Background: an optimization exercise with open tools, aiming at small area and a short achievable clock period. Do not read the settings as production practice.
In this exercise RTL edits were held to simulation tests only and were not proved equivalent to the original.
Power figures rest on the tool's default switching activity, not on a simulated workload.

## flow/constraint.sdc

```tcl
create_clock -name core_clock -period 13.0 [get_ports {clk}]
set_input_delay 2.6000 -clock core_clock [delete_from_list [all_inputs] [get_ports {clk}]]
set_output_delay 2.6000 -clock core_clock [all_outputs]
set_load 0.01 [all_outputs]
```

## flow/design.v

```verilog
module ALU(
    input  logic [31:0] S1,
    input  logic [31:0] S2,
    input  logic [3:0]  ControlUnit,
    output logic [31:0] OUT
);
    always @(*) begin
        case(ControlUnit)
            4'b0000: OUT = S1 + S2;                                		 
            4'b1000: OUT = S1 - S2;                                		 
            4'b0001: OUT = S1 << S2[4:0];                          		 
            4'b0010: OUT = ($signed(S1) < $signed(S2)) ? 32'd1 : 32'd0;  
            4'b0011: OUT = (S1 < S2) ? 32'd1 : 32'd0;              		 
            4'b0100: OUT = S1 ^ S2;                                		 
            4'b0101: OUT = S1 >> S2[4:0];                          		 
            4'b1101: OUT = $signed(S1) >>> S2[4:0];                		 
            4'b0110: OUT = S1 | S2;                                		 
            4'b0111: OUT = S1 & S2;                                		 
            default: OUT = 32'b0;
        endcase
    end
endmodule
module ImmGen (
    input  logic [31:0] instruction,
    output logic [31:0] imm_out
);
    logic [6:0] opcode;
    logic [2:0] funct3;
    logic [6:0] funct7;
    assign opcode = instruction[6:0];
    assign funct3 = instruction[14:12];
    assign funct7 = instruction[31:25];
    always_comb begin
        case (opcode)
            7'b0010011,  
            7'b0000011:  
                imm_out = {{20{instruction[31]}}, instruction[31:20]};  
            7'b0010011: begin
                case (funct3)
                    3'b001, 3'b101:  
                        imm_out = {27'b0, instruction[24:20]};  
                    default:
                        imm_out = {{20{instruction[31]}}, instruction[31:20]};
                endcase
            end
            default:
                imm_out = 32'b0;
        endcase
    end
endmodule
module ProgramCounter (
    input  logic        clk,
    input  logic        reset,
    output logic [31:0] pc
);
    always_ff @(posedge clk or posedge reset) begin
        if (reset) begin
            pc <= 32'b0;             
        end else begin
            pc <= pc + 32'd4;        
        end
    end
endmodule
module RegisterUnit (
    input  logic        clk,
    input  logic        reset,
    input  logic        RegWrite,
    input  logic [4:0]  rs1, rs2, rd,
    input  logic [31:0] WriteData,
    output logic [31:0] ReadData1, ReadData2
);
    logic [31:0] regs [31:0];
    assign ReadData1 = (rs1 == 5'd0) ? 32'b0 : regs[rs1];
    assign ReadData2 = (rs2 == 5'd0) ? 32'b0 : regs[rs2];
    always_ff @(posedge clk or posedge reset) begin
        if (reset) begin
            integer i;
            for (i = 0; i < 32; i++) begin
                regs[i] <= 32'b0;
            end
				regs[1] <= 32'd12;
				regs[2] <= 32'd6;
				regs[4] <= 32'd20;
        end else if (RegWrite && (rd != 5'd0)) begin
            regs[rd] <= WriteData;
        end
    end
endmodule
module hexa (
		output wire [6:0] seg1, seg2, seg3, seg4, seg5, seg6,
		output wire [7:0] leds,
		input wire [31:0] binary
);
assign seg1 = (binary[3:0] == 4'b0000) ? 7'b1000000 :  
              (binary[3:0] == 4'b0001) ? 7'b1111001 :  
              (binary[3:0] == 4'b0010) ? 7'b0100100 :  
              (binary[3:0] == 4'b0011) ? 7'b0110000 :  
              (binary[3:0] == 4'b0100) ? 7'b0011001 :  
              (binary[3:0] == 4'b0101) ? 7'b0010010 :  
              (binary[3:0] == 4'b0110) ? 7'b0000010 :  
              (binary[3:0] == 4'b0111) ? 7'b1111000 :  
              (binary[3:0] == 4'b1000) ? 7'b0000000 :  
              (binary[3:0] == 4'b1001) ? 7'b0010000 :  
              (binary[3:0] == 4'b1010) ? 7'b0001000 :  
              (binary[3:0] == 4'b1011) ? 7'b0000011 :  
              (binary[3:0] == 4'b1100) ? 7'b1000110 :  
              (binary[3:0] == 4'b1101) ? 7'b0100001 :  
              (binary[3:0] == 4'b1110) ? 7'b0000110 :  
              (binary[3:0] == 4'b1111) ? 7'b0001110 :  
                                         7'b1111111 ;  
assign seg2 = (binary[7:4] == 4'b0000) ? 7'b1000000 :  
              (binary[7:4] == 4'b0001) ? 7'b1111001 :  
              (binary[7:4] == 4'b0010) ? 7'b0100100 :  
              (binary[7:4] == 4'b0011) ? 7'b0110000 :  
              (binary[7:4] == 4'b0100) ? 7'b0011001 :  
              (binary[7:4] == 4'b0101) ? 7'b0010010 :  
              (binary[7:4] == 4'b0110) ? 7'b0000010 :  
              (binary[7:4] == 4'b0111) ? 7'b1111000 :  
              (binary[7:4] == 4'b1000) ? 7'b0000000 :  
              (binary[7:4] == 4'b1001) ? 7'b0010000 :  
              (binary[7:4] == 4'b1010) ? 7'b0001000 :  
              (binary[7:4] == 4'b1011) ? 7'b0000011 :  
              (binary[7:4] == 4'b1100) ? 7'b1000110 :  
              (binary[7:4] == 4'b1101) ? 7'b0100001 :  
              (binary[7:4] == 4'b1110) ? 7'b0000110 :  
              (binary[7:4] == 4'b1111) ? 7'b0001110 :  
                                         7'b1111111 ;  
assign seg3 = (binary[11:8] == 4'b0000) ? 7'b1000000 :  
              (binary[11:8] == 4'b0001) ? 7'b1111001 :  
              (binary[11:8] == 4'b0010) ? 7'b0100100 :  
              (binary[11:8] == 4'b0011) ? 7'b0110000 :  
              (binary[11:8] == 4'b0100) ? 7'b0011001 :  
              (binary[11:8] == 4'b0101) ? 7'b0010010 :  
              (binary[11:8] == 4'b0110) ? 7'b0000010 :  
              (binary[11:8] == 4'b0111) ? 7'b1111000 :  
              (binary[11:8] == 4'b1000) ? 7'b0000000 :  
              (binary[11:8] == 4'b1001) ? 7'b0010000 :  
              (binary[11:8] == 4'b1010) ? 7'b0001000 :  
              (binary[11:8] == 4'b1011) ? 7'b0000011 :  
              (binary[11:8] == 4'b1100) ? 7'b1000110 :  
              (binary[11:8] == 4'b1101) ? 7'b0100001 :  
              (binary[11:8] == 4'b1110) ? 7'b0000110 :  
              (binary[11:8] == 4'b1111) ? 7'b0001110 :  
                                         7'b1111111 ;  
assign seg4 = (binary[15:12] == 4'b0000) ? 7'b1000000 :  
              (binary[15:12] == 4'b0001) ? 7'b1111001 :  
              (binary[15:12] == 4'b0010) ? 7'b0100100 :  
              (binary[15:12] == 4'b0011) ? 7'b0110000 :  
              (binary[15:12] == 4'b0100) ? 7'b0011001 :  
              (binary[15:12] == 4'b0101) ? 7'b0010010 :  
              (binary[15:12] == 4'b0110) ? 7'b0000010 :  
              (binary[15:12] == 4'b0111) ? 7'b1111000 :  
              (binary[15:12] == 4'b1000) ? 7'b0000000 :  
              (binary[15:12] == 4'b1001) ? 7'b0010000 :  
              (binary[15:12] == 4'b1010) ? 7'b0001000 :  
              (binary[15:12] == 4'b1011) ? 7'b0000011 :  
              (binary[15:12] == 4'b1100) ? 7'b1000110 :  
              (binary[15:12] == 4'b1101) ? 7'b0100001 :  
              (binary[15:12] == 4'b1110) ? 7'b0000110 :  
              (binary[15:12] == 4'b1111) ? 7'b0001110 :  
                                         7'b1111111 ;  
assign seg5 = (binary[19:16] == 4'b0000) ? 7'b1000000 :  
              (binary[19:16] == 4'b0001) ? 7'b1111001 :  
              (binary[19:16] == 4'b0010) ? 7'b0100100 :  
              (binary[19:16] == 4'b0011) ? 7'b0110000 :  
              (binary[19:16] == 4'b0100) ? 7'b0011001 :  
              (binary[19:16] == 4'b0101) ? 7'b0010010 :  
              (binary[19:16] == 4'b0110) ? 7'b0000010 :  
              (binary[19:16] == 4'b0111) ? 7'b1111000 :  
              (binary[19:16] == 4'b1000) ? 7'b0000000 :  
              (binary[19:16] == 4'b1001) ? 7'b0010000 :  
              (binary[19:16] == 4'b1010) ? 7'b0001000 :  
              (binary[19:16] == 4'b1011) ? 7'b0000011 :  
              (binary[19:16] == 4'b1100) ? 7'b1000110 :  
              (binary[19:16] == 4'b1101) ? 7'b0100001 :  
              (binary[19:16] == 4'b1110) ? 7'b0000110 :  
              (binary[19:16] == 4'b1111) ? 7'b0001110 :  
                                         7'b1111111 ;  
assign seg6 = (binary[23:20] == 4'b0000) ? 7'b1000000 :  
              (binary[23:20] == 4'b0001) ? 7'b1111001 :  
              (binary[23:20] == 4'b0010) ? 7'b0100100 :  
              (binary[23:20] == 4'b0011) ? 7'b0110000 :  
              (binary[23:20] == 4'b0100) ? 7'b0011001 :  
              (binary[23:20] == 4'b0101) ? 7'b0010010 :  
              (binary[23:20] == 4'b0110) ? 7'b0000010 :  
              (binary[23:20] == 4'b0111) ? 7'b1111000 :  
              (binary[23:20] == 4'b1000) ? 7'b0000000 :  
              (binary[23:20] == 4'b1001) ? 7'b0010000 :  
              (binary[23:20] == 4'b1010) ? 7'b0001000 :  
              (binary[23:20] == 4'b1011) ? 7'b0000011 :  
              (binary[23:20] == 4'b1100) ? 7'b1000110 :  
              (binary[23:20] == 4'b1101) ? 7'b0100001 :  
              (binary[23:20] == 4'b1110) ? 7'b0000110 :  
              (binary[23:20] == 4'b1111) ? 7'b0001110 :  
                                         7'b1111111 ;  
assign leds = binary[31:24];
endmodule
module ControlUnit (
    input  logic [6:0] opcode,
    input  logic [2:0] funct3,
    input  logic [6:0] funct7,
    output logic [3:0] ALUctrl,
    output logic       ALUSrc,
    output logic       RegWrite,
    output logic       MemRead,
    output logic       MemWrite,
    output logic       MemToReg
);
    always_comb begin
        RegWrite = (opcode == 7'b0110011) || (opcode == 7'b0010011);
        ALUSrc   = (opcode == 7'b0010011) || (opcode == 7'b0000011) || (opcode == 7'b0100011);
        MemRead  = (opcode == 7'b0000011);
        MemWrite = (opcode == 7'b0100011);
        MemToReg = (opcode == 7'b0000011);
    end
    always_comb begin
        unique case (opcode)
            7'b0110011: begin
                case (funct3)
                    3'b000: ALUctrl = (funct7 == 7'b0100000) ? 4'b1000 : 4'b0000;  
                    3'b001: ALUctrl = 4'b0001;  
                    3'b010: ALUctrl = 4'b0010;  
                    3'b011: ALUctrl = 4'b0011;  
                    3'b100: ALUctrl = 4'b0100;  
                    3'b101: ALUctrl = (funct7 == 7'b0100000) ? 4'b1101 : 4'b0101;  
                    3'b110: ALUctrl = 4'b0110;  
                    3'b111: ALUctrl = 4'b0111;  
                    default: ALUctrl = 4'b0000;
                endcase
            end
            7'b0010011: begin
                case (funct3)
                    3'b000: ALUctrl = 4'b0000;  
                    3'b010: ALUctrl = 4'b0010;  
                    3'b011: ALUctrl = 4'b0011;  
                    3'b100: ALUctrl = 4'b0100;  
                    3'b110: ALUctrl = 4'b0110;  
                    3'b111: ALUctrl = 4'b0111;  
                    3'b001: ALUctrl = 4'b0001;  
                    3'b101: ALUctrl = (funct7 == 7'b0100000) ? 4'b1101 : 4'b0101;  
                    default: ALUctrl = 4'b0000;
                endcase
            end
            7'b0000011,  
            7'b0100011: begin  
                ALUctrl = 4'b0000;  
            end
            default: ALUctrl = 4'b0000;  
        endcase
    end
endmodule
module processor (
    input  logic        clk,
    input  logic        reset,
    output logic [31:0] pc,
    input  logic [31:0] instruction,
    output logic        wb_we,
    output logic [4:0]  wb_rd,
    output logic [31:0] wb_data,
    output wire  [6:0]  display1, display2, display3, display4, display5, display6
);
    ProgramCounter PC_inst (
        .clk(clk),
        .reset(reset),
        .pc(pc)
    );
    logic [6:0] opcode;
    logic [4:0] rd;
    logic [2:0] funct3;
    logic [4:0] rs1;
    logic [4:0] rs2;
    logic [6:0] funct7;
    assign opcode = instruction[6:0];
    assign rd     = instruction[11:7];
    assign funct3 = instruction[14:12];
    assign rs1    = instruction[19:15];
    assign rs2    = instruction[24:20];
    assign funct7 = instruction[31:25];
    hexa show_display(
        .seg1(display1),
        .seg2(display2),
        .seg3(display3),
        .seg4(display4),
        .seg5(display5),
        .seg6(display6),
        .leds(),
        .binary({27'b0, rd})
    );
    logic [3:0] alu_ctrl;
    logic       ALUSrc;       
    logic       RegWrite;     
    logic       MemRead;      
    logic       MemWrite;     
    logic       MemToReg;     
    ControlUnit CU (
        .opcode(opcode),
        .funct3(funct3),
        .funct7(funct7),
        .ALUctrl(alu_ctrl),
        .ALUSrc(ALUSrc),
        .RegWrite(RegWrite),
        .MemRead(MemRead),
        .MemWrite(MemWrite),
        .MemToReg(MemToReg)
    );
    logic [31:0] reg_data1, reg_data2;
    logic [31:0] WriteData;
    RegisterUnit RF (
        .clk(clk),
        .reset(reset),
        .RegWrite(RegWrite),
        .rs1(rs1),
        .rs2(rs2),
        .rd(rd),
        .WriteData(WriteData),
        .ReadData1(reg_data1),
        .ReadData2(reg_data2)
    );
    logic [31:0] imm_out;
    ImmGen immGen_inst (
        .instruction(instruction),
        .imm_out(imm_out)
    );
    logic [31:0] ALU_in2;
    assign ALU_in2 = (ALUSrc) ? imm_out : reg_data2;
    logic [31:0] alu_result;
    ALU ALU_inst (
        .S1(reg_data1),
        .S2(ALU_in2),
        .ControlUnit(alu_ctrl),
        .OUT(alu_result)
    );
    assign WriteData = alu_result;
    assign wb_we   = RegWrite;
    assign wb_rd   = rd;
    assign wb_data = alu_result;
endmodule
```

## flow/config.mk

```make
export PLATFORM = sky130hd
export DESIGN_NAME = processor
export DESIGN_NICKNAME = processor
export VERILOG_FILES = /design/flow/design.v
export SDC_FILE = /design/flow/constraint.sdc
export NUM_CORES = 4
export LEC_CHECK = 0
export CAP_MARGIN = 20
export CORE_MARGIN = 2
export CORE_UTILIZATION = 30
export SETUP_SLACK_MARGIN = 0.5
export SLEW_MARGIN = 20
```

## flow/run.sh

```bash
#!/bin/bash
# synth_recipe.tcl (not shown) runs the flow's synth.tcl, then flattens the netlist and writes it again
# the make line also repeats each setting of config.mk as NAME=value (left out here)
make -C /OpenROAD-flow-scripts/flow DESIGN_CONFIG=/design/flow/config.mk WORK_HOME=/design/flow/orfs CLKGATE_MAP_FILE= SYNTH_SCRIPT=/design/flow/synth_recipe.tcl finish
```

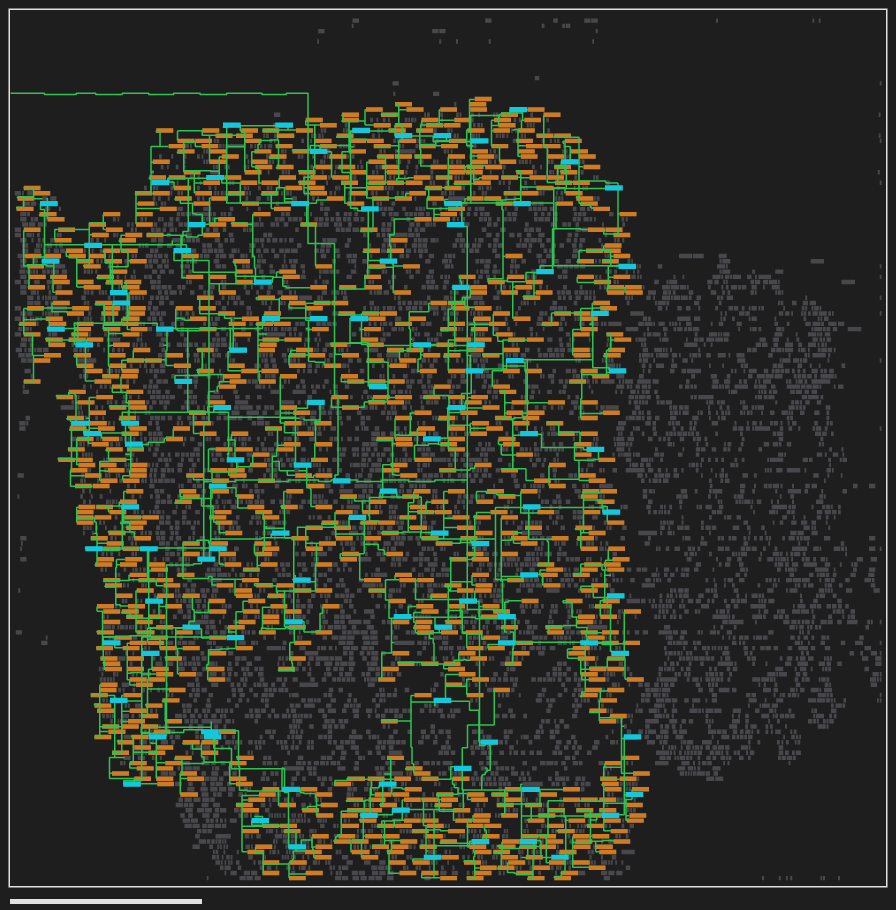
*Routed clock nets over the placement*
Scale bar: 100 µm.
flip-flops -> orange  # count 1022
cells driving clock nets -> cyan  # count 108
clock wires -> green  # length 14200 µm
routed clock nets = 109

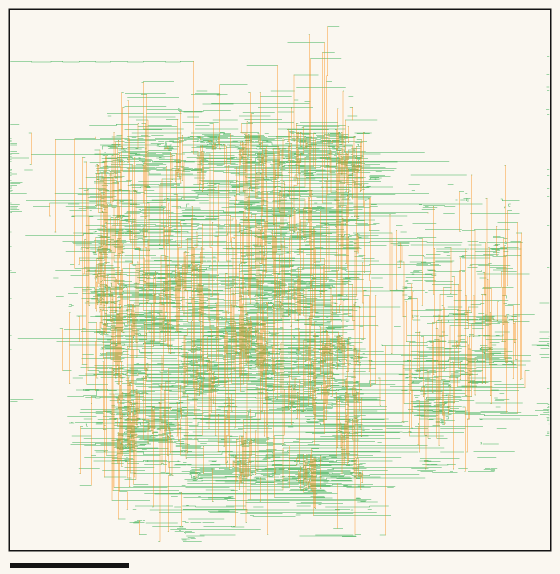
*Signal wires by layer*
Scale bar: 100 µm. Only two layers are drawn.
met3 -> green  # wire length 57.6 mm
met4 -> orange  # wire length 31.9 mm

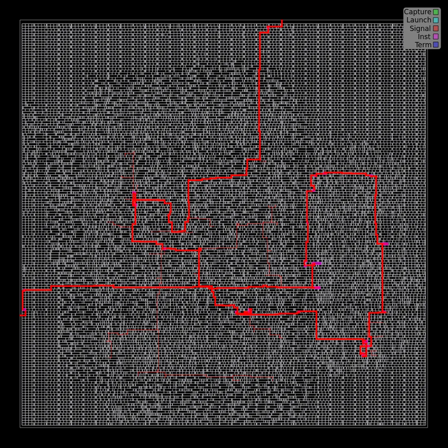
*The worst timing path*
Cell Count, Final, Fillers Out: 10100
Final Core Density: 0.356
crit path time final: 12.52 ns
PnR worst setup slack: 0.478 ns

==> impl_metrics.toml <==
[run_status]
status = "complete, no violations"

[drt]
vias = 67400
antenna_left = 0
wl_per_cell_um = 37.1
route.detailed.drc = 0
first_pass_iters = 13
routed_wl_mm = 376
drt_iter0_markers = 11900
viasPerCell = 6.66

[timing]
report.final.setup_viol = 0
timing.final.max_slew_violations = 0
rsz0062_at_grt = "no"
fmax_ghz = 0.0799
tightest_slew_ns = 1.24
slew_headroom = 0.171
post-route-period-util = 0.963
final-hold-violation-count = 0
skew_ns = 0.0455

[worst_hold_path]
hold_path.class = "reg -> reg"
holdPathStages = 1
hold_start = "PC_inst.pc[31]"
hold_end = "PC_inst.pc[31]"

[clock_network]
cts_sinks = 1022
cts_tree = "done"
clockBufferDepth = 3
cts_hold_buf = 0
insertion_delay_ns = 0.77
cts-htree-levels = 3
cts.clk_slew.worst_paths_ns = 0.07
cts_root_buf = "clkbuf_16"
cts_made_buffers = 108

[pwr]
peakVddDrop_uv = 106
power.switching_w = 0.00225
intPower_w = 0.00552
p_sw_frac = 0.290
leakage_nw = 32.6
p_seq_frac = 0.428
p_comb_frac = 0.126
fin_total_pwr_w = 0.00777
p_per_area_nw_per_um2 = 108
clockPowerShare = 0.447

[cells_and_area]
fillers = 20700
area_growth_syn_to_layout_pct = 17.6
final_area_um2 = 72000
multi_input_comb_area_um2 = 32900
drive_gt1_frac = 0.133
fin_nets = 7467
seq_area_um2 = 25600

[yosys]
synth_edf_count = 0
yosysWarningCount = 6
synth_async_sr_flop_share = 1.00
synth_area_um2 = 61200
yosysTopAreaCellShare = 0.415
avgSynthCellArea_um2 = 8.40
yosysMostFrequentCell = "dfrtp_1"
synth_area_leader_cell = "dfrtp_1"
synth_cell_type_count = 115
yosysSeqAreaShare = 0.418
synth_area_leaders = "dfrtp_1 42%, a21oi_1 7.6%, nor2_1 5.9%, and3_1 5.1%, a22oi_1 4.1%"
synthTopCellsByCount = "1016 x dfrtp_1, 960 x nor2_1, 930 x a21oi_1"
synth-seq-cells = 1022
ys.flop_type = "dfrtp_1"
synthCells = 7283

[global_routing]
grt_pass1_vias = 62500
top_usage_layer = "met2"
grt_pass1_wl_mm = 513
grtUsageTotal = 0.347
antenna_found_initial = 41
grtUsageMet3 = 0.155
met2_usage = 0.486
overflow = 0
grt_max_degree = 172
use_met1 = 0.426

[die]
die_area_um2 = 208000
core_um2 = 203000
die_h_um = 456
fp-row-count = 165
io_pins = 146
dieWidth_um = 456
start_util = 0.302

[worst_setup_path]
r2r_setup_slack_ns = 6.49
endpoint_kind = "output pin"
cp_max_fo = 21
critPathKind = "in -> out"
r2r_start = "RF.regs[28][13]"
ff2ff_path_depth = 23
cp.arrival_ns = 9.92
crit_required_ns = 10.40
reg2reg_to = "RF.regs[21][30]"
startpoint_type = "input pin"

[place]
gp_congestion = 1.06
pre_cts_slack_ns = 0.106
dp_hpwl_mm = 250
io_buffers = 112
dpl-instance-area_um2 = 67500

[flow_run]
drv_cap = 0
repair_timing:
| action | in CTS | in global routing |
|---|---|---|
| cloned | 1 | 0 |
| endpoints found under the hold margin | 0 | 0 |
| setup endpoints to repair | 4 | 14 |
| gates resized for setup | 3 | 21 |
| setup buffers | 12 | 27 |
| pin swaps | 4 | 10 |
per-stage QoR:
step	hold slack [ns]	TNS [ns]	std cells
6_report	0.479	0	10100
5_1_grt	0.499	0	10100
4_1_cts	0.479	0	10100
3_5_place_dp	0.463	0	9850
3_3_place_gp	0.469	0	9849
2_1_floorplan	0.455	-3739.96	7314
area by class of cell:
class | count | area share
inverter | 157 | 0.00824
multi-input combinational | 5402 | 0.456
clock inverter | 58 | 0.0118
sequential | 1022 | 0.355
timing repair buffer | 639 | 0.0783
antenna | 34 | 0.00118
tap | 2672 | 0.0464
clock buffer | 146 | 0.0424
worst max-delay path by stage:
stage / start / endpoint / slack, ns / cells after the start
after floorplan: reset / PC_inst.pc[10] / -3.68 / 1
after global placement: instruction[18] / wb_data[30] / 0.06 / 28
after detailed placement: instruction[18] / wb_data[30] / 0.11 / 28
after CTS: instruction[22] / wb_data[30] / 0.50 / 27
after global routing: instruction[22] / wb_data[0] / 0.43 / 28
final: instruction[17] / wb_data[0] / 0.48 / 26
power by group through the flow:
| stage | combinational [W] | sequential [W] | clock (W) |
|---|---|---|---|
| floorplan | 0.000477 | 0.00335 | 0 |
| global placement | 0.000911 | 0.00338 | 0 |
| detailed placement | 0.000914 | 0.00338 | 0 |
| CTS | 0.000919 | 0.00332 | 0.00347 |
| global route | 0.00100 | 0.00333 | 0.00359 |
| finish | 0.000976 | 0.00332 | 0.00347 |
critical path: stages:
cell,delay [ns]
buf_2,0.31
buf_4,0.30
and3b_2,0.46
buf_4,0.40
and3_1,0.24
a2111o_1,0.36
nor4_1,0.71
a21oi_1,0.36
ha_1,0.43
inv_1,0.13
a311oi_1,0.29
a21oi_1,0.09
buf_4,0.18
a21o_1,0.26
buf_12,0.16
a31o_2,0.26
a221o_1,0.32
a21oi_1,0.23
o21a_1,0.18
o21ai_0,0.13
buf_4,0.17
a211oi_1,0.36
a2111oi_4,0.10
buf_12,0.21
inv_1,0.06
clkdlybuf4s50_1,0.53
per-layer routing:
layer	part of all wire	vias to the layer above
li1	-	26800
met1	0.36	32600
met2	0.40	6142
met3	0.15	1846
met4	0.085	24
met5	0.00040	-
layout by cell type (no fill, tap or decap), drive strengths merged, types with 37 or more instances in the layout:
master / instances
a2111oi: 155
a211oi: 44
a21oi: 933
a221oi: 110
a22o: 76
a22oi: 340
and3: 503
buf: 532
clkbuf: 147
clkdlybuf4s50: 104
dfrtp: 1016
ha: 101
inv: 163
mux2i: 63
nand2: 550
nand3: 235
nand4: 143
nor2: 966
nor3: 71
o211ai: 48
o21ai: 330
o31ai: 41
xnor2: 37
flip-flops by register name, summed over array words and instances (netlist names):
signal,count
RF.regs,992
PC_inst.pc,30
cells by family after synthesis:
family,share of synthesized area
simple gates,0.215
compound gates,0.256
flops,0.418
buf+inv,0.0620
mux,0.0202
fa+ha+maj,0.0215
xor+xnor,0.00687
other cells,0.000123

## separate check: timing with driven ports
Ports are ideal in the flow. The routed layout listed here was re-timed in OpenROAD.
Step 1, drivers: a clkbuf_16 drives clk and a buf_2 each remaining input, both assumed.
Step 2 times the ports against the registers' clock, not the clock port: input delays grow and output delays shrink by t, the midpoint of the rising clock arrivals with the driver on.
Slacks: ideal ports / drivers / drivers and shift; pairs: ideal ports / drivers.
shift t [ns]: 0.837
setup slack, ns: 0.478 / 0.445 / 0.445
latest minus earliest clock arrival (ns): 0.046 / 0.046
worst register clock-pin slew, ns: 0.07 / 0.07
cell pins on the clock port's net: 1
After both steps setup and hold are still met in this run. The setup slack of this run moves by -0.033 ns with the drivers and by -0.033 ns with both steps.
